From an optimization exercise on the open Yosys and OpenROAD flow, aimed at small area, a short achievable clock period and few clock cycles per item; shortcuts taken in it are not production practice. The RTL was checked by simulation tests, not by an equivalence proof against the original design.

`flow/config.mk`:
```
export PLATFORM = sky130hd
export DESIGN_NAME = COUNT_BCD
export DESIGN_NICKNAME = COUNT_BCD
export VERILOG_FILES = /design/flow/design.v
export SDC_FILE = /design/flow/constraint.sdc
export NUM_CORES = 4
export LEC_CHECK = 0
export CAP_MARGIN = 20
export CORE_MARGIN = 2
export CORE_UTILIZATION = 30
export SLEW_MARGIN = 20
```
`flow/constraint.sdc`:
```
create_clock -name core_clock -period 5.0 [get_ports {clk}]
set_input_delay 1.0000 -clock core_clock [delete_from_list [all_inputs] [get_ports {clk}]]
set_output_delay 1.0000 -clock core_clock [all_outputs]
set_load 0.01 [all_outputs]
```
`flow/design.v`:
```
`timescale 1ns / 1ps
module COUNT_BCD(
    input wire clk,  
    input wire reset, 
    input wire [11:0] count, 
    output reg [15:0] BCD,
    output reg rdy
    );
    parameter IDLE = 0; 
    parameter SHIFT = 1;
    parameter ADD = 2;
    reg [11:0] count_p;  
    reg [3:0] shift_idx;  
    reg [1:0] state;  
    reg [15:0] BCD_temp;  
    always @(posedge clk or posedge reset) begin
        if(reset) begin
            BCD <= 0;
            rdy <= 0; 
            shift_idx <= 0; 
            count_p <= 0; 
            state <= IDLE;
        end
        else begin
            case(state)
                IDLE : begin  
                    if(count_p != count) begin  
                        BCD <= 0;  
                        count_p <= count;  
                        shift_idx <= 0;  
                        state <= SHIFT;  
                        rdy <= 0;  
                    end 
                    else begin
                        state <= IDLE;  
                        rdy <= 1;  
                    end
                end
                SHIFT : begin  
                    BCD <= {BCD[14:0], count_p[11 - shift_idx]};  
                    shift_idx <= shift_idx + 1;  
                    state <= ADD;  
                    rdy <= 0;  
                end
                ADD : begin  
                    if(shift_idx == 12) begin
                        rdy <= 1;     
                        state <= IDLE;   
                    end
                    else begin  
                        BCD <= {(BCD[15:12] >= 5) ? BCD[15:12] + 4'd3 : BCD[15:12], 
                            (BCD[11:8] >= 5) ? BCD[11:8] + 4'd3 : BCD[11:8],
                            (BCD[7:4] >= 5) ? BCD[7:4] + 4'd3 : BCD[7:4],
                            (BCD[3:0] >= 5) ? BCD[3:0] + 4'd3 : BCD[3:0]}; 
                        state <= SHIFT;  
                        rdy <= 0;  
                    end
                end
            endcase             
        end
    end
endmodule
```
`flow/run.sh`:
```
#!/bin/bash
# synth_recipe.tcl (not shown) runs the flow's synth.tcl, then flattens the netlist and writes it again
# the make line also repeats each setting of config.mk as NAME=value (left out here)
make -C /OpenROAD-flow-scripts/flow DESIGN_CONFIG=/design/flow/config.mk WORK_HOME=/design/flow/orfs CLKGATE_MAP_FILE= SYNTH_SCRIPT=/design/flow/synth_recipe.tcl finish
```
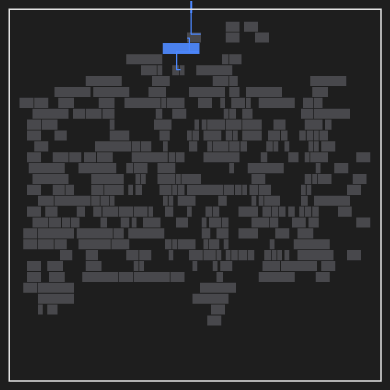
*I/O nets highlighted*
Drawn at 4 px/µm.
legend:
  blue:
    port: rdy
    direction: output
    edge: north
    end_cells: 1
    wire: 22.6 µm

==> results_dict.tcl <==
set metrics [dict create \
    top_regs "BCD x16, count_p x12, shift_idx x4" \
    path_depth 6 \
    core_mm2 0.007647 \
    drc 0 \
    n_fill_cell 779 \
    min_period_ns 2.913 \
    cts.sinks 35 \
    async_reset_ff_share_pct 100.0 \
    grt_use_met3_pct 2.929 \
    worstSetupStartpointType "input pin" \
    ys_ff_latch 35 \
    reg2reg_from "state[0]$_DFFE_PP0N_" \
    p_comb_uw 859 \
    cts-root-buf "clkbuf_8" \
    critPathKind "in2reg" \
    p_total_mw 1.598 \
    antenna_found_initial 0 \
    clock_area_share_pct 3.520 \
    clock_power_uw 231 \
    status "finished clean" \
    wl_mm 5.298 \
    wl_per_cell_um 14.20 \
    gp_congestion 0.7648 \
    grt_pass1_wl_mm 8.811 \
    combinationalPowerShare_pct 53.7 \
    synth_fp_nets 272 \
    pg_seq_uw 508 \
    multi_input_area_share_pct 48.00 \
    regMostFlops "BCD" \
    ir_worst_vdd_mv 0.2237 \
    die-height_um 92.57 \
    swShare_pct 42.14 \
    netlist_top_cells_count "dfrtp_1, nand2_1, o21ai_0, inv_1" \
    initial_utilization_pct 30.78 \
    layout-drive-gt1-share_pct 10.70 \
    grt_usage_pct 12.88 \
    post_cts_buffers 0 \
    report.final.slew_viol_count 0 \
    muxShareOfSynthArea_pct 14.57 \
    utilization_pct 37.19 \
    internal-power_uw 924.7 \
    synth_area_per_cell_um2 9.725 \
    cpPeakStageDelay_ns 0.64 \
    syn2layout_area_growth_pct 20.84 \
    nets 300 \
    crit_slowest_cell "or4_4" \
    dp_hpwl_mm 3.769 \
    yosys.area_share.simple_pct 14.35 \
    synth_edf_count 0 \
]
Testbench counts, summed over its fixed seeds: cycles 819,200, items 32,768.
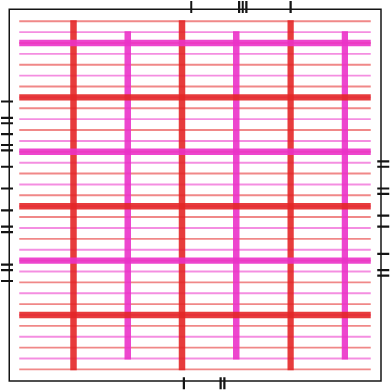
*Supply network*
Drawn at 4 px/µm. Pins as bars on the die edge.
legend:
  red:
    net: VSS
  magenta:
    net: VDD
met4 straps: 6
met5 straps: 6
rows: 32
met1 rails: 33
signal pins: 31

[separate check: timing with driven ports]
The flow's constraints put no driver on any port. The routed layout listed below was extracted and timed again, unchanged, in two steps.
Step 1, drivers: a clkbuf_16 drives clk and a buf_2 each remaining input, both assumed.
Step 2 adds t to the input delays and takes it off the output delays; t is the mean of the earliest and latest rising clock arrival at the registers after step 1. Input paths then give back, and output paths get back, about the clock's delay inside the block.
Slacks: no drivers / after step 1 / after step 2; pairs: no drivers / after step 1.
t, ns: 0.314
setup WS [ns]: 2.087 / 2.090 / 1.776
hold WS [ns]: 0.500 / 0.500 / 0.500
worst setup path after step 2: input to register
worst slew at a driven data input, ns: 0.03
After both steps setup and hold are still met in this run. The setup slack of this run moves by +0.003 ns with the drivers and by -0.311 ns with both steps.
